This is an optimization exercise on Yosys and OpenROAD, whose aim is small area, not a production implementation. For this run, only the layout was checked, not whether the RTL still works. Power and IR drop assume default switching activity.

[flow/run.sh]
#!/bin/bash
# synth_recipe.tcl (not shown) runs the flow's synth.tcl, then flattens the netlist and writes it again
# the make line also repeats each setting of config.mk as NAME=value (left out here)
make -C /OpenROAD-flow-scripts/flow DESIGN_CONFIG=/design/flow/config.mk WORK_HOME=/design/flow/orfs CLKGATE_MAP_FILE= SYNTH_SCRIPT=/design/flow/synth_recipe.tcl finish
[flow/config.mk]
export PLATFORM = sky130hd
export DESIGN_NAME = cpu
export DESIGN_NICKNAME = cpu
export VERILOG_FILES = /design/flow/design.v
export SDC_FILE = /design/flow/constraint.sdc
export NUM_CORES = 4
export LEC_CHECK = 0
export CAP_MARGIN = 20
export CORE_MARGIN = 2
export CORE_UTILIZATION = 40
export SETUP_SLACK_MARGIN = 0.3
export SLEW_MARGIN = 20
[flow/constraint.sdc]
create_clock -name core_clock -period 11.0 [get_ports {CLK}]
set_input_delay 2.2000 -clock core_clock [delete_from_list [all_inputs] [get_ports {CLK}]]
set_output_delay 2.2000 -clock core_clock [all_outputs]
set_load 0.01 [all_outputs]
[flow/design.v]
module cpu
    #(
        parameter OPTION_RESET_ADDR = 32'hbfc00000,
        parameter OPTION_TRAP_ADDR =  32'hbfc00180
    )
    (
        input               CLK,
        input               RESET_I,
        output      [31:0]  CADDR_O,
        output      [1:0]   CTRANS_O,
        input       [31:0]  CRDATA_I,
        input               CREADY_I,
        input       [1:0]   CRESP_I,
        output      [31:0]  DADDR_O,
        output      [1:0]   DTRANS_O,
        output      [2:0]   DSIZE_O,
        input       [31:0]  DRDATA_I,
        output      [31:0]  DWDATA_O,
        output              DWRITE_O,
        input               DREADY_I,
        input       [1:0]   DRESP_I,
        input       [4:0]   HWIRQ_I,
        input               STALL_I
    );
    localparam FEATURE_PRID =           32'h00000000;
    localparam FEATURE_CONFIG0 =        32'h00000000;
    localparam FEATURE_CONFIG1 =        32'h00000000;
    localparam 
        CSRB_MCOMPARE =  4'b0000, CSRB_MSTATUS =   4'b0001,
        CSRB_MCAUSE =    4'b0010, CSRB_MEPC =      4'b0011,
        CSRB_MCONFIG0 =  4'b0100, CSRB_MERROREPC = 4'b0101;
    localparam 
        TYP_J = 4'b0000, TYP_B = 4'b0001, TYP_I = 4'b0010, TYP_M = 4'b0011,
        TYP_S = 4'b0100, TYP_R = 4'b0101, TYP_P = 4'b0110, TYP_T = 4'b0111,
        TYP_E = 4'b1000, TYP_IH =4'b1001, TYP_IU =4'b1010, TYP_BAD = 4'b1111;
    localparam 
        P0_0   = 3'b000, P0_RS1 = 3'b001, P0_PC = 3'b010, 
        P0_PCS = 3'b011, P0_IMM = 3'b100, P0_X  = 3'b000;
    localparam 
        P1_0 =   2'b00,  P1_RS2 = 2'b01,  P1_CSR = 2'b10, 
        P1_IMM = 2'b11,  P1_X =   2'b00;
    localparam 
        OP_NOP =  5'b00000, OP_SLL =  5'b00100, OP_SRL =  5'b00110,
        OP_SRA =  5'b00111, OP_ADD =  5'b10000, OP_SUB =  5'b10001,
        OP_SLT =  5'b10101, OP_SLTU = 5'b10111, OP_OR =   5'b01000,
        OP_AND =  5'b01001, OP_XOR =  5'b01010, OP_NOR =  5'b01011;
    localparam 
        WB_R = 2'b10, WB_N = 2'b00, WB_C = 2'b01;
    reg [16:0] s42r_csr_MCAUSE;
    reg [12:0] s42r_csr_MSTATUS;
    reg [31:0] s42r_csr_MEPC;
    reg [31:0] s42r_csr_MIP;  
    reg [31:0] s42r_csr_MERROREPC;
    reg [31:0] s42r_csr_MCOMPARE;
    reg [31:0] s42r_rbank [0:31];
    reg co_s0_bubble;            
    reg co_s1_bubble;            
    reg co_s2_bubble;            
    reg s0_st, s1_st, s2_st, s3_st, s4_st;   
    reg s0_en;                   
    reg s01r_pending;            
    reg s0_pending;             
    reg [31:0] s0_pc_fetch;      
    reg s01r_en;                 
    reg [31:0] s01r_pc;          
    reg [31:0] s01r_pc_seq;
    always @(*) begin
        s0_en = ~RESET_I & ~co_s0_bubble;  
        s0_pc_fetch = s2_go_seq? s01r_pc_seq : s2_pc_nonseq;
        s0_pending = s0_en | (s01r_pending & ~CREADY_I);
    end
    assign CADDR_O = s0_pc_fetch;
    assign CTRANS_O = s0_en? 2'b10 : 2'b00;
        always @(posedge CLK) 
            if (RESET_I)   
                s01r_pending <= 0; 
            else if(~s0_st) 
                s01r_pending <= s0_pending;
        always @(posedge CLK) 
            if (RESET_I)   
                s01r_en <= 1'b1; 
            else if(~s0_st) 
                s01r_en <= s0_en;
        always @(posedge CLK) 
            if (RESET_I)   
                s01r_pc <= OPTION_RESET_ADDR-4; 
            else if(~s0_st) 
                s01r_pc <= s0_pc_fetch;
        always @(posedge CLK) 
            if (RESET_I)   
                s01r_pc_seq <= OPTION_RESET_ADDR; 
            else if(~s0_st) 
                s01r_pc_seq <= s0_pc_fetch + 4;
    reg s1_en;                   
    reg s1_mem_truncated;        
    reg s12r_mem_truncated;     
    reg s12r_en;                 
    reg [31:0] s12r_ir;          
    reg [31:0] s12r_irs;         
    reg [31:0] s12r_pc;          
    reg [31:0] s12r_pc_seq;      
    reg [31:0] s1_ir;            
    always @(*) begin
        s1_en = s01r_en & ~co_s1_bubble;
        s1_mem_truncated = s1_st & CREADY_I; 
        s1_ir = s12r_mem_truncated? s12r_irs : CRDATA_I;  
    end
        always @(posedge CLK) 
            if (RESET_I || ~s1_en & CREADY_I) 
                s12r_ir <= 32'h0; 
            else if(~s1_st) 
                s12r_ir <= s1_ir;  
        always @(posedge CLK) 
            if (RESET_I)   
                s12r_irs <= 32'h0; 
            else if(~1'b0) 
                s12r_irs <= CRDATA_I;
        always @(posedge CLK) 
            if (RESET_I)   
                s12r_mem_truncated <= 1'b0; 
            else if(~1'b0) 
                s12r_mem_truncated <= s1_mem_truncated;
        always @(posedge CLK) 
            if (RESET_I)   
                s12r_en <= 1'b1; 
            else if(~s1_st) 
                s12r_en <= s1_en;
        always @(posedge CLK) 
            if (RESET_I)   
                s12r_pc <= OPTION_RESET_ADDR; 
            else if(~s1_st) 
                s12r_pc <= s01r_pc;
        always @(posedge CLK) 
            if (RESET_I)   
                s12r_pc_seq <= OPTION_RESET_ADDR+4; 
            else if(~s1_st) 
                s12r_pc_seq <= s01r_pc_seq;
    reg [31:0] s23r_arg0;        
    reg [31:0] s23r_arg1;        
    reg s23r_wb_en;              
    reg s23r_wb_csr_en;          
    reg [3:0] s23r_csr_xindex;   
    reg [4:0] s23r_rd_index;     
    reg [4:0] s23r_alu_op;       
    reg [31:0] s23r_mem_addr;    
    reg [1:0] s23r_mem_trans;    
    reg [1:0] s23r_mem_size;     
    reg s23r_store_en;           
    reg s23r_load_en;            
    reg [31:0] s23r_mem_wdata;   
    reg s23r_load_exz;           
    reg s23r_trap;               
    reg s23r_eret;               
    reg [4:0] s23r_excode;       
    reg [31:0] s23r_epc;         
    reg s2_en;                   
    reg s23r_en;                 
    reg [31:0] s2_pc_nonseq;     
    reg [1:0] s2_opcode;         
    reg [4:0] s2_rs1_index;      
    reg [4:0] s2_rs2_index;      
    reg [4:0] s2_rd_index;       
    reg [7:0] s2_csr_index;      
    reg [3:0] s2_csr_xindex;     
    reg [27:0] s2_m;             
    reg [3:0] s2_type;           
    reg s2_link;                 
    reg [2:0] s2_p0_sel;         
    reg [1:0] s2_p1_sel;         
    reg s2_wb_en;                
    reg s2_wb_csr_en;            
    reg [1:0] s2_alu_sel;        
    reg [4:0] s2_alu_op;         
    reg [4:0] s2_alu_op_f3;      
    reg [4:0] s2_alu_op_csr;     
    reg s2_alu_en;               
    reg s2_invalid;              
    reg [1:0] s2_flow_sel;       
    reg s2_cop0_access;          
    reg s2_user_mode;            
    reg [1:0] s2_break_syscall;  
    reg s2_trap_cop_unusable;    
    reg s2_trap;                 
    reg s2_eret;                 
    reg s2_skip_seq_instr;       
    reg [4:0] s2_excode;         
    reg [31:0] s2_pc_branch;     
    reg [31:0] s2_pc_jump;       
    reg [31:0] s2_pc_jalr;       
    reg [31:0] s2_pc_trap_eret;  
    reg [31:0] s2_j_immediate;   
    reg [31:0] s2_b_immediate;   
    reg [31:0] s2_s_immediate;   
    reg [31:0] s2_i_immediate;   
    reg [31:0] s2_ih_immediate;  
    reg [31:0] s2_iu_immediate;  
    reg [31:0] s2_e_immediate;   
    reg [31:0] s2_t_immediate;   
    reg [31:0] s2_immediate;     
    reg [31:0] s2_cop_imm;       
    reg [31:0] s2_csr;           
    reg [31:0] s2_rs1_bank;      
    reg [31:0] s2_rs2_bank;      
    reg [31:0] s2_rs1;           
    reg [31:0] s2_rs2;           
    reg s2_rs12_equal;           
    reg s2_bxx_cond_val;         
    reg [2:0] s2_bxx_cond_sel;   
    reg [31:0] s2_arg0;          
    reg [31:0] s2_arg1;          
    reg s2_3reg;                 
    reg [31:0] s2_mem_addr;      
    reg [31:0] s2_mem_addr_imm;  
    reg [1:0] s2_mem_trans;      
    reg [1:0] s2_mem_size;       
    reg s2_load_exz;             
    reg s2_load_en;              
    reg s2_store_en;             
    reg [31:0] s2_mem_wdata;     
    reg s2_ie;                   
    reg [7:0] s2_masked_irq;     
    reg s2_irq_final;            
    reg s2_hw_trap;              
    reg s2_go_seq;               
    always @(*) begin
        s2_en = s12r_en & ~co_s2_bubble;
    end
    always @(*) begin
        casez (s12r_ir)
        {6'b000100, 26'b?????_?????_????????????????}:        s2_m = {3'b000, 3'b000,  4'h0, 2'd3, TYP_B,   P0_X,   P1_X,   WB_N, OP_NOP};        
        {6'b000101, 26'b?????_?????_????????????????}:        s2_m = {3'b000, 3'b001,  4'h0, 2'd3, TYP_B,   P0_X,   P1_X,   WB_N, OP_NOP};        
        {6'b000110, 26'b?????_?????_????????????????}:        s2_m = {3'b000, 3'b010,  4'h0, 2'd3, TYP_B,   P0_X,   P1_X,   WB_N, OP_NOP};        
        {6'b000111, 26'b?????_?????_????????????????}:        s2_m = {3'b000, 3'b011,  4'h0, 2'd3, TYP_B,   P0_X,   P1_X,   WB_N, OP_NOP};        
        {11'b000001_?????, 5'b00000, 16'b????????????????}:         s2_m = {3'b000, 3'b100,  4'h0, 2'd3, TYP_B,   P0_X,   P1_X,   WB_N, OP_NOP};        
        {11'b000001_?????, 5'b00001, 16'b????????????????}:         s2_m = {3'b000, 3'b101,  4'h0, 2'd3, TYP_B,   P0_X,   P1_X,   WB_N, OP_NOP};        
        {11'b000001_?????, 5'b10000, 16'b????????????????}:         s2_m = {3'b000, 3'b100,  4'h0, 2'd3, TYP_B,   P0_PCS, P1_0,   WB_R, OP_ADD};      
        {11'b000001_?????, 5'b10001, 16'b????????????????}:         s2_m = {3'b000, 3'b101,  4'h0, 2'd3, TYP_B,   P0_PCS, P1_0,   WB_R, OP_ADD};      
        {6'b001111, 26'b00000_?????_????????????????}:        s2_m = {3'b000, 3'b0, 4'h0, 2'b0, TYP_IH,  P0_RS1, P1_IMM, WB_R, OP_OR};        
        {6'b001001, 26'b?????_?????_????????????????}:        s2_m = {3'b000, 3'b0, 4'h0, 2'b0, TYP_I,   P0_RS1, P1_IMM, WB_R, OP_ADD};        
        {6'b001000, 26'b?????_?????_????????????????}:        s2_m = {3'b000, 3'b0, 4'h0, 2'b0, TYP_I,   P0_RS1, P1_IMM, WB_R, OP_ADD};        
        {6'b000011, 26'b?????_?????_????????????????}:        s2_m = {3'b000, 3'b0, 4'h0, 2'd2, TYP_J,   P0_PCS, P1_0,   WB_R, OP_ADD};          
        {6'b000010, 26'b?????_?????_????????????????}:        s2_m = {3'b000, 3'b0, 4'h0, 2'd2, TYP_J,   P0_PCS, P1_0,   WB_N, OP_ADD};          
        {6'b100000, 26'b?????_?????_????????????????}:        s2_m = {3'b000, 3'b0, 4'h8, 2'b0, TYP_I,   P0_RS1, P1_IMM, WB_R, OP_NOP};              
        {6'b100100, 26'b?????_?????_????????????????}:        s2_m = {3'b000, 3'b0, 4'h8, 2'b0, TYP_I,   P0_RS1, P1_IMM, WB_R, OP_NOP};              
        {6'b100011, 26'b?????_?????_????????????????}:        s2_m = {3'b000, 3'b0, 4'h8, 2'b0, TYP_I,   P0_RS1, P1_IMM, WB_R, OP_NOP};              
        {6'b100001, 26'b?????_?????_????????????????}:        s2_m = {3'b000, 3'b0, 4'h8, 2'b0, TYP_I,   P0_RS1, P1_IMM, WB_R, OP_NOP};              
        {6'b100101, 26'b?????_?????_????????????????}:        s2_m = {3'b000, 3'b0, 4'h8, 2'b0, TYP_I,   P0_RS1, P1_IMM, WB_R, OP_NOP};              
        {6'b101000, 26'b?????_?????_????????????????}:        s2_m = {3'b000, 3'b0, 4'h4, 2'b0, TYP_I,   P0_RS1, P1_IMM, WB_N, OP_NOP};              
        {6'b101011, 26'b?????_?????_????????????????}:        s2_m = {3'b000, 3'b0, 4'h4, 2'b0, TYP_I,   P0_RS1, P1_IMM, WB_N, OP_NOP};              
        {6'b101001, 26'b?????_?????_????????????????}:        s2_m = {3'b000, 3'b0, 4'h4, 2'b0, TYP_I,   P0_RS1, P1_IMM, WB_N, OP_NOP};              
        {26'b000000_?????_???????????????, 6'b001000}:        s2_m = {3'b000, 3'b0, 4'h0, 2'b1, TYP_I,   P0_PCS, P1_0,   WB_N, OP_ADD};               
        {26'b000000_?????_???????????????, 6'b100000}:        s2_m = {3'b000, 3'b0, 4'h0, 2'b0, TYP_R,   P0_RS1, P1_RS2, WB_R, OP_ADD};        
        {26'b000000_?????_???????????????, 6'b100001}:        s2_m = {3'b000, 3'b0, 4'h0, 2'b0, TYP_R,   P0_RS1, P1_RS2, WB_R, OP_ADD};        
        {26'b000000_?????_???????????????, 6'b100010}:        s2_m = {3'b000, 3'b0, 4'h0, 2'b0, TYP_R,   P0_RS1, P1_RS2, WB_R, OP_SUB};        
        {26'b000000_?????_???????????????, 6'b100011}:        s2_m = {3'b000, 3'b0, 4'h0, 2'b0, TYP_R,   P0_RS1, P1_RS2, WB_R, OP_SUB};        
        {26'b000000_?????_???????????????, 6'b101010}:        s2_m = {3'b000, 3'b0, 4'h0, 2'b0, TYP_R,   P0_RS1, P1_RS2, WB_R, OP_SLT};        
        {26'b000000_?????_???????????????, 6'b101011}:        s2_m = {3'b000, 3'b0, 4'h0, 2'b0, TYP_R,   P0_RS1, P1_RS2, WB_R, OP_SLTU};       
        {6'b001010, 26'b?????_?????_????????????????}:        s2_m = {3'b000, 3'b0, 4'h0, 2'b0, TYP_I,   P0_RS1, P1_IMM, WB_R, OP_SLT};        
        {6'b001011, 26'b?????_?????_????????????????}:        s2_m = {3'b000, 3'b0, 4'h0, 2'b0, TYP_IU,  P0_RS1, P1_IMM, WB_R, OP_SLTU};      
        {26'b000000_?????_???????????????, 6'b100100}:        s2_m = {3'b000, 3'b0, 4'h0, 2'b0, TYP_R,   P0_RS1, P1_RS2, WB_R, OP_AND};        
        {26'b000000_?????_???????????????, 6'b100101}:        s2_m = {3'b000, 3'b0, 4'h0, 2'b0, TYP_R,   P0_RS1, P1_RS2, WB_R, OP_OR};         
        {26'b000000_?????_???????????????, 6'b100110}:        s2_m = {3'b000, 3'b0, 4'h0, 2'b0, TYP_R,   P0_RS1, P1_RS2, WB_R, OP_XOR};        
        {26'b000000_?????_???????????????, 6'b100111}:        s2_m = {3'b000, 3'b0, 4'h0, 2'b0, TYP_R,   P0_RS1, P1_RS2, WB_R, OP_NOR};        
        {6'b001100, 26'b?????_?????_????????????????}:        s2_m = {3'b000, 3'b0, 4'h0, 2'b0, TYP_IU,  P0_RS1, P1_IMM, WB_R, OP_AND};       
        {6'b001101, 26'b?????_?????_????????????????}:        s2_m = {3'b000, 3'b0, 4'h0, 2'b0, TYP_IU,  P0_RS1, P1_IMM, WB_R, OP_OR};        
        {6'b001110, 26'b?????_?????_????????????????}:        s2_m = {3'b000, 3'b0, 4'h0, 2'b0, TYP_IU,  P0_RS1, P1_IMM, WB_R, OP_XOR};       
        {26'b000000_00000_???????????????, 6'b000000}:        s2_m = {3'b000, 3'b0, 4'h0, 2'b0, TYP_S,   P0_IMM, P1_RS2, WB_R, OP_SLL};       
        {26'b000000_?????_???????????????, 6'b000100}:        s2_m = {3'b000, 3'b0, 4'h0, 2'b0, TYP_R,   P0_RS1, P1_RS2, WB_R, OP_SLL};        
        {26'b000000_00000_???????????????, 6'b000010}:        s2_m = {3'b000, 3'b0, 4'h0, 2'b0, TYP_S,   P0_IMM, P1_RS2, WB_R, OP_SRL};       
        {26'b000000_?????_???????????????, 6'b000110}:        s2_m = {3'b000, 3'b0, 4'h0, 2'b0, TYP_R,   P0_RS1, P1_RS2, WB_R, OP_SRL};        
        {26'b000000_00000_???????????????, 6'b000011}:        s2_m = {3'b000, 3'b0, 4'h0, 2'b0, TYP_S,   P0_IMM, P1_RS2, WB_R, OP_SRA};       
        {26'b000000_?????_???????????????, 6'b000111}:        s2_m = {3'b000, 3'b0, 4'h0, 2'b0, TYP_R,   P0_RS1, P1_RS2, WB_R, OP_SRA};        
        {6'b010000, 5'b00100, 21'b?????_?????_00000000_???}:         s2_m = {3'b001, 3'b0, 4'h0, 2'd0, TYP_I,   P0_0,   P1_RS2,      WB_C,    OP_OR}; 
        {6'b010000, 5'b00000, 21'b?????_?????_00000000_???}:         s2_m = {3'b001, 3'b0, 4'h0, 2'd0, TYP_I,   P0_0,   P1_CSR,      WB_R,    OP_OR}; 
        {26'b010000_1_0000000000000000000, 6'b011000}:        s2_m = {3'b0,      3'b0, 3'h0,1'b1, 2'd0, TYP_I, P0_0,   P1_X,   WB_N, OP_NOP};     
        {26'b000000_?????_???????????????, 6'b001100}:        s2_m = {3'b010,      3'b0, 3'h0,1'b0, 2'd0, TYP_I, P0_0,   P1_X,   WB_N, OP_NOP};   
        {26'b000000_?????_???????????????, 6'b001101}:        s2_m = {3'b100,      3'b0, 3'h0,1'b0, 2'd0, TYP_I, P0_0,   P1_X,   WB_N, OP_NOP};   
        default:                    s2_m = {3'b000, 3'b0, 4'h0, 2'b0, TYP_BAD, P0_X,   P1_X,   WB_N, OP_NOP};              
        endcase
        s2_break_syscall                    = s2_m[27:26];
        s2_cop0_access                      = s2_m[25];
        s2_bxx_cond_sel                     = s2_m[24:22];
        {s2_load_en, s2_store_en}           = s2_m[21:20];
        {s2_eret,  s2_flow_sel, s2_type}    = s2_m[19:12];
        {s2_p0_sel, s2_p1_sel}              = s2_m[11:7];
        {s2_wb_en, s2_wb_csr_en, s2_alu_op} = s2_m[6:0];
        s2_alu_en = ~(s2_alu_op == OP_NOP);
        s2_3reg = (s2_type==TYP_R) | (s2_type == TYP_P) | (s2_type == TYP_S);
        s2_link = (s2_p0_sel==P0_PCS) & s2_wb_en;
    end
    always @(*) begin
        s2_opcode = s12r_ir[27:26];
        s2_rs1_index = s12r_ir[25:21];
        s2_rs2_index = s12r_ir[20:16];
        s2_rd_index = s2_link? 5'b11111 : s2_3reg? s12r_ir[15:11] : s12r_ir[20:16];
        s2_csr_index = {s12r_ir[15:11], s12r_ir[2:0]};
        s2_j_immediate = {s01r_pc[31:28], s12r_ir[25:0], 2'b00};
        s2_b_immediate = {{14{s12r_ir[15]}}, s12r_ir[15:0], 2'b00};
        s2_i_immediate = {{16{s12r_ir[15]}}, s12r_ir[15:0]};
        s2_iu_immediate = {16'h0, s12r_ir[15:0]};
        s2_ih_immediate = {s12r_ir[15:0], 16'h0};
        s2_s_immediate = {27'h0, s12r_ir[10:6]};
        s2_e_immediate = {12'h0, s12r_ir[25:6]};
        s2_t_immediate = {22'h0, s12r_ir[15:6]};
        case (s2_type)
        TYP_M,
        TYP_I:      s2_immediate = s2_i_immediate;
        TYP_S:      s2_immediate = s2_s_immediate;
        TYP_IH:     s2_immediate = s2_ih_immediate;
        TYP_IU:     s2_immediate = s2_iu_immediate;
        default:    s2_immediate = s2_i_immediate;
        endcase
        case (s2_type)
        TYP_E:      s2_cop_imm = s2_e_immediate;
        default:    s2_cop_imm = s2_t_immediate;
        endcase
    end
    always @(*) begin
        s2_rs1_bank = (s2_rs1_index == 5'd0)? 32'd0 : s42r_rbank[s2_rs1_index];
        s2_rs2_bank = (s2_rs2_index == 5'd0)? 32'd0 : s42r_rbank[s2_rs2_index];
    end
    always @(*) begin
        s2_rs1 = co_dhaz_rs1_s3? s3_alu_res : co_dhaz_rs1_s4? s4_wb_data : s2_rs1_bank;
        s2_rs2 = co_dhaz_rs2_s3? s3_alu_res : co_dhaz_rs2_s4? s4_wb_data : s2_rs2_bank;
    end
    always @(*) begin
        case (s2_csr_index)
        8'b01011_000:   s2_csr_xindex = CSRB_MCOMPARE;
        8'b01100_000:   s2_csr_xindex = CSRB_MSTATUS;
        8'b01101_000:   s2_csr_xindex = CSRB_MCAUSE;
        8'b01110_000:   s2_csr_xindex = CSRB_MEPC;
        8'b10000_000:   s2_csr_xindex = CSRB_MCONFIG0;
        8'b11110_000:   s2_csr_xindex = CSRB_MERROREPC;
        default:        s2_csr_xindex = 4'b1111;  
        endcase
        case (s2_csr_index)
        8'b01011_000:   s2_csr = s42r_csr_MCOMPARE;
        8'b01100_000:   s2_csr = {9'h0,s42r_csr_MSTATUS[12],6'h0,s42r_csr_MSTATUS[11:4],3'h0,s42r_csr_MSTATUS[3:0]};
        8'b01101_000:   s2_csr = {s42r_csr_MCAUSE[16],1'b0,s42r_csr_MCAUSE[15:14],4'b0,s42r_csr_MCAUSE[13],7'b0,s42r_csr_MCAUSE[12:5],1'b0,s42r_csr_MCAUSE[4:0],2'b0};
        8'b01110_000:   s2_csr = s42r_csr_MEPC;
        8'b01111_000:   s2_csr = FEATURE_PRID;
        8'b10000_000:   s2_csr = FEATURE_CONFIG0;
        8'b10000_001:   s2_csr = FEATURE_CONFIG1;
        8'b11110_000:   s2_csr = s42r_csr_MERROREPC;
        default:        s2_csr = 32'h00000000;  
        endcase
    end
    always @(*) begin
        s2_rs12_equal = (s2_rs1 == s2_rs2);
        case (s2_bxx_cond_sel)
        3'b000: s2_bxx_cond_val = s2_rs12_equal;                 
        3'b001: s2_bxx_cond_val = ~s2_rs12_equal;                
        3'b010: s2_bxx_cond_val = s2_rs1[31] | ~(|s2_rs1);       
        3'b011: s2_bxx_cond_val = ~s2_rs1[31] & (|s2_rs1);       
        3'b100: s2_bxx_cond_val = s2_rs1[31];                    
        3'b101: s2_bxx_cond_val = ~s2_rs1[31] | ~(|s2_rs1);      
        default:s2_bxx_cond_val = s2_rs12_equal;                 
        endcase
    end
    always @(*) begin
        s2_pc_trap_eret = (s2_trap|s2_hw_trap)? OPTION_TRAP_ADDR : s42r_csr_MEPC;
        s2_pc_branch = s12r_pc_seq + s2_b_immediate;
        s2_pc_jump = s2_j_immediate;
        s2_pc_jalr = s2_rs1;
        s2_go_seq = 1'b0;
        casez ({(s2_trap|s2_hw_trap|s2_eret),s2_bxx_cond_val,s2_flow_sel})
        4'b1???:    s2_pc_nonseq = s2_pc_trap_eret;
        4'b0?01:    s2_pc_nonseq = s2_pc_jalr;
        4'b0?10:    s2_pc_nonseq = s2_pc_jump;
        4'b0111:    s2_pc_nonseq = s2_pc_branch;
        default:    begin
                    s2_pc_nonseq = s2_pc_trap_eret;
                    s2_go_seq = 1'b1;  
                    end
        endcase
    end
    always @(*) begin
        case (s2_p0_sel)
        P0_0:       s2_arg0 = 32'h0;
        P0_RS1:     s2_arg0 = s2_rs1;
        P0_PCS:     s2_arg0 = s01r_pc_seq;  
        P0_PC:      s2_arg0 = s12r_pc;  
        P0_IMM:     s2_arg0 = s2_immediate;  
        default:    s2_arg0 = 32'h0;
        endcase
        case (s2_p1_sel)
        P1_0:       s2_arg1 = 32'h0;
        P1_IMM:     s2_arg1 = s2_immediate;
        P1_RS2:     s2_arg1 = s2_rs2;
        P1_CSR:     s2_arg1 = s2_csr;
        default:    s2_arg1 = 32'h0;
        endcase
    end
    always @(*) begin
        s2_ie = s42r_csr_MSTATUS[0] & ~(s42r_csr_MSTATUS[2] | s42r_csr_MSTATUS[1]);
        s2_masked_irq = {1'b0, HWIRQ_I, s42r_csr_MCAUSE[6:5]} & s42r_csr_MSTATUS[11:4];
        s2_irq_final = |(s2_masked_irq) & s2_ie;
        s2_hw_trap = s2_irq_final;  
    end
    always @(*) begin
        s2_user_mode = {s42r_csr_MSTATUS[3],s42r_csr_MSTATUS[2],s42r_csr_MSTATUS[1]}==3'b100;
        s2_trap_cop_unusable = s2_cop0_access & s2_user_mode;
        casez ({s2_irq_final,s2_trap_cop_unusable,s2_break_syscall})
        4'b1???: s2_excode = 5'b00000;       
        4'b01??: s2_excode = 5'b01011;       
        4'b0010: s2_excode = 5'b01001;       
        4'b0001: s2_excode = 5'b01000;       
        default: s2_excode = 5'b00000;       
        endcase
        s2_trap = (|s2_break_syscall) | s2_trap_cop_unusable | s2_irq_final;
        s2_skip_seq_instr = s2_trap | s2_hw_trap | s2_eret;
    end
    always @(*) begin
        s2_mem_addr_imm = s2_i_immediate;
        s2_mem_addr = s2_rs1 + s2_mem_addr_imm;
        s2_mem_trans = (s2_load_en | s2_store_en)? 2'b10 : 2'b00;  
        s2_load_exz = s12r_ir[28];  
        case (s2_opcode[1:0])  
        2'b00:     s2_mem_size = 2'b00;
        2'b01:     s2_mem_size = 2'b01;
        2'b10:     s2_mem_size = 2'b10;
        default:   s2_mem_size = 2'b10;
        endcase
        case (s2_mem_size)
        2'b00:      s2_mem_wdata = {4{s2_rs2[ 7: 0]}};
        2'b01:      s2_mem_wdata = {2{s2_rs2[15: 0]}};
        default:    s2_mem_wdata = s2_rs2;
        endcase
    end
        always @(posedge CLK) 
            if (RESET_I)   
                s23r_en <= 1'b0; 
            else if(~s2_st) 
                s23r_en <= s2_en;
        always @(posedge CLK) 
            if (RESET_I)   
                s23r_arg0 <= 32'h0; 
            else if(~s2_st) 
                s23r_arg0 <= s2_arg0;
        always @(posedge CLK) 
            if (RESET_I)   
                s23r_arg1 <= 32'h0; 
            else if(~s2_st) 
                s23r_arg1 <= s2_arg1;
        always @(posedge CLK) 
            if (RESET_I || ~s2_en) 
                s23r_wb_en <= 1'b0; 
            else if(~s2_st) 
                s23r_wb_en <= s2_wb_en & ~s2_trap;
        always @(posedge CLK) 
            if (RESET_I)   
                s23r_rd_index <= 5'd0; 
            else if(~s2_st) 
                s23r_rd_index <= s2_rd_index;
        always @(posedge CLK) 
            if (RESET_I)   
                s23r_alu_op <= 5'd0; 
            else if(~s2_st) 
                s23r_alu_op <= s2_alu_op;
        always @(posedge CLK) 
            if (RESET_I)   
                s23r_mem_addr <= 32'h0; 
            else if(~s2_st) 
                s23r_mem_addr <= s2_mem_addr;
        always @(posedge CLK) 
            if (RESET_I || ~s2_en) 
                s23r_store_en <= 1'b0; 
            else if(~s2_st) 
                s23r_store_en <= s2_store_en;
        always @(posedge CLK) 
            if (RESET_I || ~s2_en) 
                s23r_load_en <= 1'b0; 
            else if(~s2_st) 
                s23r_load_en <= s2_load_en & ~s2_trap;
        always @(posedge CLK) 
            if (RESET_I)   
                s23r_mem_wdata <= 32'h0; 
            else if(~s2_st) 
                s23r_mem_wdata <= s2_mem_wdata;
        always @(posedge CLK) 
            if (RESET_I)   
                s23r_mem_size <= 2'b0; 
            else if(~s2_st) 
                s23r_mem_size <= s2_mem_size;
        always @(posedge CLK) 
            if (RESET_I || ~s2_en) 
                s23r_mem_trans <= 2'b0; 
            else if(~s2_st) 
                s23r_mem_trans <= s2_mem_trans;
        always @(posedge CLK) 
            if (RESET_I)   
                s23r_load_exz <= 1'b0; 
            else if(~s2_st) 
                s23r_load_exz <= s2_load_exz;
        always @(posedge CLK) 
            if (RESET_I)   
                s23r_csr_xindex <= 4'd0; 
            else if(~s2_st) 
                s23r_csr_xindex <= s2_csr_xindex;
        always @(posedge CLK) 
            if (RESET_I || ~s2_en) 
                s23r_wb_csr_en <= 1'b0; 
            else if(~s2_st) 
                s23r_wb_csr_en <= s2_wb_csr_en & ~s2_trap;
        always @(posedge CLK) 
            if (RESET_I || ~s2_en) 
                s23r_trap <= 1'd0; 
            else if(~s2_st) 
                s23r_trap <= s2_trap;
        always @(posedge CLK) 
            if (RESET_I || ~s2_en) 
                s23r_eret <= 1'd0; 
            else if(~s2_st) 
                s23r_eret <= s2_eret;
        always @(posedge CLK) 
            if (RESET_I)   
                s23r_epc <= 32'h0; 
            else if(~s2_st) 
                s23r_epc <= s12r_pc;
        always @(posedge CLK) 
            if (RESET_I)   
                s23r_excode <= 5'd0; 
            else if(~s2_st) 
                s23r_excode <= s2_excode;
    reg s3_en;                   
    reg s34r_en;                 
    reg [31:0] s3_alu_res;       
    reg [31:0] s34r_alu_res;     
    reg s34r_wb_en;              
    reg [4:0] s34r_rd_index;     
    reg s34r_load_en;            
    reg [31:0] s34r_mem_wdata;   
    reg [1:0] s34r_mem_size;     
    reg [1:0] s34r_mem_addr;     
    reg s34r_load_exz;           
    reg s34r_wb_csr_en;          
    reg [3:0] s34r_csr_xindex;   
    reg s34r_trap;               
    reg s34r_eret;               
    reg [4:0] s34r_excode;       
    reg [31:0] s34r_epc;         
    reg [32:0] s3_arg0_ext;      
    reg [32:0] s3_arg1_ext;      
    reg [32:0] s3_alu_addsub;    
    reg [31:0] s3_alu_arith;     
    reg [31:0] s3_alu_logic;     
    reg [31:0] s3_alu_shift;     
    reg [31:0] s3_alu_noarith;   
    reg s3_mem_pending;          
    reg s34r_mem_pending;        
    assign DADDR_O = s23r_mem_addr;
    assign DTRANS_O = s23r_mem_trans;
    assign DSIZE_O = s23r_mem_size;
    assign DWRITE_O = s23r_store_en;
    always @(*) begin
        s3_en = s23r_en;
        s3_mem_pending = (s23r_load_en | s23r_store_en) | (s34r_mem_pending & ~DREADY_I);
    end
        always @(posedge CLK) 
            if (RESET_I)   
                s34r_mem_pending <= 0; 
            else if(~1'b0) 
                s34r_mem_pending <= s3_mem_pending;
    always @(*) begin
        s3_arg0_ext[31:0] = s23r_arg0;
        s3_arg0_ext[32] = s23r_alu_op[1]? 1'b0 : s23r_arg0[31];
        s3_arg1_ext[31:0] = s23r_arg1;
        s3_arg1_ext[32] = s23r_alu_op[1]? 1'b0 : s23r_arg1[31];
        s3_alu_addsub = s23r_alu_op[0]?
            s3_arg0_ext - s3_arg1_ext :
            s3_arg0_ext + s3_arg1_ext;
        case (s23r_alu_op[2:1])
        2'b10,
        2'b11:      s3_alu_arith = {31'h0, s3_alu_addsub[32]};
        default:    s3_alu_arith = s3_alu_addsub[31:0];
        endcase
        case (s23r_alu_op[1:0])
        2'b00:      s3_alu_shift = s23r_arg1 << s23r_arg0[4:0];
        2'b10:      s3_alu_shift = s23r_arg1 >> s23r_arg0[4:0];
        default:    s3_alu_shift = $signed(s23r_arg1) >>> s23r_arg0[4:0];
        endcase
        case (s23r_alu_op[1:0])
        2'b00:      s3_alu_logic = s23r_arg0 | s23r_arg1;
        2'b01:      s3_alu_logic = s23r_arg0 & s23r_arg1;
        2'b10:      s3_alu_logic = s23r_arg0 ^ s23r_arg1;
        default:    s3_alu_logic = ~(s23r_arg0 | s23r_arg1);
        endcase
        s3_alu_noarith = s23r_alu_op[3]? s3_alu_logic : s3_alu_shift;
        s3_alu_res = s23r_alu_op[4]? s3_alu_arith : s3_alu_noarith;
    end
        always @(posedge CLK) 
            if (RESET_I)   
                s34r_en <= 1'b0; 
            else if(~1'b0) 
                s34r_en <= s3_en;
        always @(posedge CLK) 
            if (RESET_I)   
                s34r_alu_res <= 32'h0; 
            else if(~s3_st) 
                s34r_alu_res <= s3_alu_res;
        always @(posedge CLK) 
            if (RESET_I || ~s3_en) 
                s34r_wb_en <= 1'b0; 
            else if(~s3_st) 
                s34r_wb_en <= s23r_wb_en;
        always @(posedge CLK) 
            if (RESET_I)   
                s34r_rd_index <= 5'd0; 
            else if(~s3_st) 
                s34r_rd_index <= s23r_rd_index;
        always @(posedge CLK) 
            if (RESET_I || ~s3_en) 
                s34r_load_en <= 1'b0; 
            else if(~s3_st) 
                s34r_load_en <= s23r_load_en;
        always @(posedge CLK) 
            if (RESET_I)   
                s34r_mem_size <= 2'b00; 
            else if(~s3_st) 
                s34r_mem_size <= s23r_mem_size;
        always @(posedge CLK) 
            if (RESET_I)   
                s34r_mem_addr <= 2'b00; 
            else if(~s3_st) 
                s34r_mem_addr <= s23r_mem_addr[1:0];
        always @(posedge CLK) 
            if (RESET_I)   
                s34r_load_exz <= 1'b0; 
            else if(~s3_st) 
                s34r_load_exz <= s23r_load_exz;
        always @(posedge CLK) 
            if (RESET_I)   
                s34r_csr_xindex <= 4'd0; 
            else if(~s3_st) 
                s34r_csr_xindex <= s23r_csr_xindex;
        always @(posedge CLK) 
            if (RESET_I)   
                s34r_wb_csr_en <= 1'b0; 
            else if(~s3_st) 
                s34r_wb_csr_en <= s23r_wb_csr_en;
        always @(posedge CLK) 
            if (RESET_I)   
                s34r_mem_wdata <= 32'h0; 
            else if(~s3_st) 
                s34r_mem_wdata <= s23r_mem_wdata;
        always @(posedge CLK) 
            if (RESET_I || ~s3_en) 
                s34r_trap <= 1'd0; 
            else if(~s3_st) 
                s34r_trap <= s23r_trap;
        always @(posedge CLK) 
            if (RESET_I || ~s3_en) 
                s34r_eret <= 1'd0; 
            else if(~s3_st) 
                s34r_eret <= s23r_eret;
        always @(posedge CLK) 
            if (RESET_I)   
                s34r_epc <= 32'h0; 
            else if(~s3_st) 
                s34r_epc <= s23r_epc;
        always @(posedge CLK) 
            if (RESET_I)   
                s34r_excode <= 5'd0; 
            else if(~s3_st) 
                s34r_excode <= s23r_excode;
    reg s4_en;                   
    reg [31:0] s4_load_data;     
    reg [31:0] s4_wb_data;       
    reg [4:0] s4_excode;         
    reg [16:0] s4_cause_trap;    
    reg [12:0] s4_status_trap;   
    reg [31:0] s4r_drdata;
    reg s4_mem_truncated;
    reg s42r_mem_truncated;
    assign DWDATA_O = s34r_mem_wdata;
    always @(*) begin
        s4_mem_truncated = s4_st & DREADY_I; 
    end
        always @(posedge CLK) 
            if (RESET_I)   
                s4r_drdata <= 32'h0; 
            else if(~1'b0) 
                s4r_drdata <= DRDATA_I;
        always @(posedge CLK) 
            if (RESET_I)   
                s42r_mem_truncated <= 1'b0; 
            else if(~1'b0) 
                s42r_mem_truncated <= s4_mem_truncated;
    always @(*) begin
        case ({s34r_mem_size, s34r_mem_addr})
        4'b0011: s4_load_data = s4r_drdata[7:0];
        4'b0010: s4_load_data = s4r_drdata[15:8];
        4'b0001: s4_load_data = s4r_drdata[23:16];
        4'b0000: s4_load_data = s4r_drdata[31:24];
        4'b0110: s4_load_data = s4r_drdata[15:0];
        4'b0100: s4_load_data = s4r_drdata[31:16];
        default: s4_load_data = s4r_drdata;
        endcase
        if (~s34r_load_exz) begin
            case (s34r_mem_size)
            2'b00: s4_load_data[31:8] = {24{s4_load_data[7]}};
            2'b01: s4_load_data[31:16] = {16{s4_load_data[15]}};
            endcase
        end
    end
    always @(*) begin
        s4_en = s34r_en;
        s4_wb_data = s34r_load_en? s4_load_data : s34r_alu_res;
        s4_excode = s34r_excode;
    end
    always @(posedge CLK) begin
        if (s4_en & ~s4_st & s34r_wb_en) begin
            s42r_rbank[s34r_rd_index] <= s4_wb_data;
        end
    end
    always @(*) begin
        s4_status_trap = s42r_csr_MSTATUS;
        casez ({s34r_trap, s34r_eret})
        2'b1?: begin   
            s4_status_trap[1] = 1'b1;  
        end
        2'b01: begin   
            if (s42r_csr_MSTATUS[2]) begin
                s4_status_trap[2] = 1'b0;  
            end
            else begin
                s4_status_trap[1] = 1'b0;  
            end
        end
        default:;  
        endcase
        s4_cause_trap = {1'b0,2'b00,1'b0, s2_masked_irq, s4_excode};
    end
        always @(posedge CLK) 
            if (RESET_I) 
                s42r_csr_MCAUSE <= 17'h0; 
            else begin 
                if (s4_en & ~s4_st & s34r_trap) 
                    s42r_csr_MCAUSE <= s4_cause_trap; 
                else if (s4_en & s34r_wb_csr_en & (s34r_csr_xindex==CSRB_MCAUSE)) 
                    s42r_csr_MCAUSE <= {s34r_alu_res[31],s34r_alu_res[29:28],s34r_alu_res[23],s34r_alu_res[15:8],s34r_alu_res[6:2]}; 
            end
        always @(posedge CLK) 
            if (RESET_I) 
                s42r_csr_MEPC <= 32'h0; 
            else begin 
                if (s4_en & ~s4_st & s34r_trap) 
                    s42r_csr_MEPC <= s34r_epc; 
                else if (s4_en & s34r_wb_csr_en & (s34r_csr_xindex==CSRB_MEPC)) 
                    s42r_csr_MEPC <= s34r_alu_res; 
            end
        always @(posedge CLK) 
            if (RESET_I) 
                s42r_csr_MERROREPC <= 32'h0; 
            else begin 
                if (s4_en & ~s4_st & s34r_trap) 
                    s42r_csr_MERROREPC <= s34r_epc; 
                else if (s4_en & s34r_wb_csr_en & (s34r_csr_xindex==CSRB_MERROREPC)) 
                    s42r_csr_MERROREPC <= s34r_alu_res; 
            end
        always @(posedge CLK) 
            if (RESET_I) 
                s42r_csr_MSTATUS <= 13'h1004; 
            else begin 
                if (s4_en & ~s4_st & s34r_trap|s34r_eret) 
                    s42r_csr_MSTATUS <= s4_status_trap; 
                else if (s4_en & s34r_wb_csr_en & (s34r_csr_xindex==CSRB_MSTATUS)) 
                    s42r_csr_MSTATUS <= {s34r_alu_res[22],s34r_alu_res[15:8],s34r_alu_res[4],s34r_alu_res[2],s34r_alu_res[1],s34r_alu_res[0]}; 
            end
        always @(posedge CLK) 
            if (RESET_I) 
                s42r_csr_MCOMPARE <= 32'h0; 
            else if (s4_en & ~s4_st & s34r_wb_csr_en & (s34r_csr_xindex==CSRB_MCOMPARE)) 
                s42r_csr_MCOMPARE <= s34r_alu_res;
    reg co_dhaz_rs1_s3;          
    reg co_dhaz_rs2_s3;          
    reg co_dhaz_rs1_s4;          
    reg co_dhaz_rs2_s4;          
    reg co_dhaz_rs1_ld;          
    reg co_dhaz_rs2_ld;          
    reg co_s2_stall_load;        
    reg co_s2_stall_trap;        
    reg co_s012_stall_eret;      
    reg co_sx_code_wait;         
    reg co_sx_data_wait;         
    always @(*) begin
        co_dhaz_rs1_s3 = (s3_en & s23r_wb_en & (s23r_rd_index==s2_rs1_index));
        co_dhaz_rs2_s3 = (s3_en & s23r_wb_en & (s23r_rd_index==s2_rs2_index));
        co_dhaz_rs1_s4 = (s4_en & s34r_wb_en & (s34r_rd_index==s2_rs1_index));
        co_dhaz_rs2_s4 = (s4_en & s34r_wb_en & (s34r_rd_index==s2_rs2_index));
        co_dhaz_rs1_ld = (s3_en & s23r_load_en & (s23r_rd_index==s2_rs1_index));
        co_dhaz_rs2_ld = (s3_en & s23r_load_en & (s23r_rd_index==s2_rs2_index));
        co_s2_stall_load = (co_dhaz_rs1_ld | co_dhaz_rs2_ld);
        co_s2_stall_trap = s23r_trap & s4_en;
        co_s012_stall_eret = s23r_eret & s4_en;
        co_sx_code_wait = s01r_pending & ~CREADY_I;
        co_sx_data_wait = s34r_mem_pending & ~DREADY_I;
        co_s2_bubble = co_s2_stall_load | co_s2_stall_trap | co_s012_stall_eret | co_sx_code_wait;
        co_s1_bubble = co_s2_stall_trap | co_s012_stall_eret | s2_skip_seq_instr;
        co_s0_bubble = co_sx_data_wait;  
        s4_st = 1'b0  | co_sx_data_wait;
        s3_st = s4_st;
        s2_st = s3_st | co_s012_stall_eret | co_s2_stall_load | co_s2_stall_trap | co_sx_code_wait;
        s1_st = s2_st;
        s0_st = s1_st;
    end
endmodule  
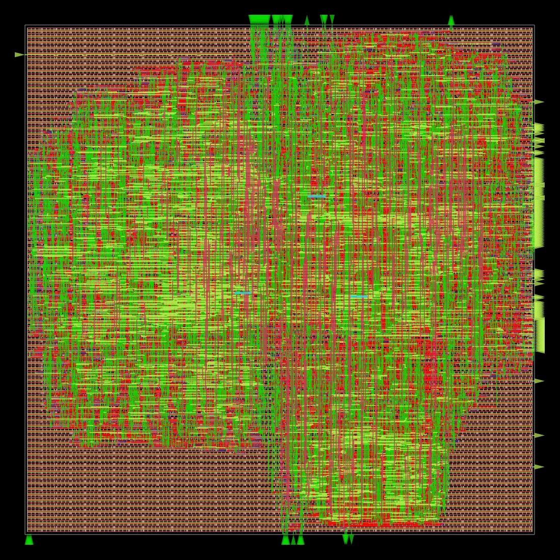
(images/routing.png)
Highest Signal Layer: met5
Total GRT Usage: 0.320
vias: 75.4k

==> results.cfg <==
[finish]
num-multi-input-gates = 5727
multi_input_area_share = 0.432
drive_above_1_share = 0.182
nNonClkInverters = 161
n_sequential_cell = 1692

[outcome]
status = complete, no violations

[detailed_routing]
drt_iter0_markers = 11000
wl_per_cell_um = 33.6
route.detailed.vias_per_inst = 6.56

[die]
rows = 176
start_util = 0.402
die_x_um = 484
placeableCoreArea_um2 = 230000

[critical_path]
crit_path_start_kind = flop
critical_path.max_stage_delay_ns = 0.87
r2r-end = s23r_mem_addr[30]$_SDFFE_PP0P_
critPathMostFrequentCell = o21ai_0

[clock_tree]
clkSlewWorstSetupHoldPaths_ns = 0.06
cts_resized = 8
post_cts_buffers = 1

[logic_synthesis]
synth_cell_type_count = 115
synth.area.top_cells = edfxtp_1, dfxtp_1, mux4_2
synth-seq-area-share = 0.478

[grt]
grt_util_met2 = 0.477
grt.met3_usage = 0.0809
overflow = 0

[sta]
period_needed_ns = 10.56
max_freq_ghz = 0.0947
worst_slew_margin_rel = 0.160
timing_hold_violations_final = 0
setup_violations = 0

[hold_path]
hold_class = flop to flop
hold_depth = 2

[placed_design]
dpl_cell_area_um2 = 98400
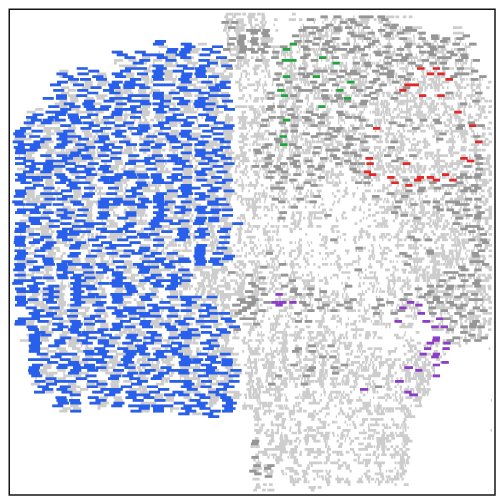
(images/flops_by_reg.png)
Scale: 1 px per um.
color	signal	placed flops
blue	`s42r_rbank`	1,024
green	`s42r_csr_MCAUSE`	17
purple	`s23r_arg0`	32
red	`s12r_pc_seq`	30
not colored	589

## Yosys cell counts, drive strengths merged, types with 22 or more instances
cell type  number
a211oi        128
edfxtp       1024
nor2b         130
a311oi         61
mux2i         285
clkbuf        444
buf           225
a221oi         54
mux2          104
nand3         140
o31ai          22
xor2           59
mux4          576
nand3b         22
nand4          42
dfxtp         668
xnor2          96
inv           160
a21o           29
o22ai          55
a21oi         648
nand2        1106
and2           50
a22oi         175
o211ai         59
o21ai         281
a22o           83
ha            158
a31oi          92
or3            32
o21a           36
nand2b         64
nor2          606
nor4           36
and3           39
nor3          143
## metrics by stage
step                 util  setup slack [ns]
detailed placement  0.428             0.822
global placement    0.428             0.947
global route        0.456             0.257
CTS                 0.455             0.302
floorplan               -              2.35
finish              0.456             0.438
## cells by family after synthesis
kind of cell | Yosys count | share of synthesized area
AO/OA/AOI/OAI | 1958 | 0.141
XOR/XNOR | 155 | 0.0147
adder cells (fa/ha/maj) | 161 | 0.0221
buffers and inverters | 830 | 0.0390
flip-flops | 1692 | 0.478
multiplexers | 965 | 0.184
other | 1 | 0.0000407
AND/OR/NAND/NOR | 2485 | 0.120
## placed cells by master, fill, tap and decap left out, types with 173 or more instances in the layout
| master | instances |
|---|---|
| buf_4 | 350 |
| clkbuf_16 | 186 |
| mux4_2 | 576 |
| edfxtp_1 | 1024 |
| dfxtp_1 | 649 |
| a21oi_1 | 624 |
| nand2_1 | 1103 |
| mux2i_1 | 282 |
| o21ai_0 | 251 |
| a22oi_1 | 173 |
| nor2_1 | 561 |
## worst max path at each step
stage	slack [ns]	to	startpoint	cells past startpoint
6_report	0.44	CADDR_O[28]	s23r_arg0[1]$_SDFFE_PP0P_	19
5_1_grt	0.26	CADDR_O[28]	s23r_arg1[10]$_SDFFE_PP0P_	25
4_1_cts	0.30	CADDR_O[28]	s23r_arg1[9]$_SDFFE_PP0P_	26
3_5_place_dp	0.82	CADDR_O[2]	s23r_arg1[2]$_SDFFE_PP0P_	26
3_3_place_gp	0.95	CADDR_O[2]	s23r_arg1[2]$_SDFFE_PP0P_	26
2_1_floorplan	2.35	CADDR_O[19]	s23r_alu_op[0]$_SDFFE_PP0P_	24
## power by group
part / switching (W) / internal (W)
clock: 0.00273 / 0.00363
sequential: 0.000364 / 0.00712
combinational: 0.00341 / 0.00181
total: 0.00650 / 0.0126

==> separate check: timing with driven ports <==
The results above use ideal ports. As a check the final layout listed here was re-extracted and re-timed, cells and wires unchanged.
Step 1 sets driving cells, clkbuf_16 on the clock port and buf_2 on the other inputs (assumed; they add their load-dependent delay and slew).
Step 2 moves the port delays by t, midway between the first and last clock arrival at a register: inputs arrive t later, outputs are due t later. That takes back most of the time a late clock gives input paths.
Slacks: ideal ports / drivers / drivers and shift; pairs: ideal ports / drivers.
t (ns): 0.934
slack for setup (ns): 0.438 / 0.349 / 1.284
worst setup path after step 2: register to output
clock arrival spread, ns: 0.061 / 0.061
After both steps setup and hold are still met in this run. For this run, drivers alone change the setup slack by -0.089 ns; drivers and shift together by +0.846 ns.
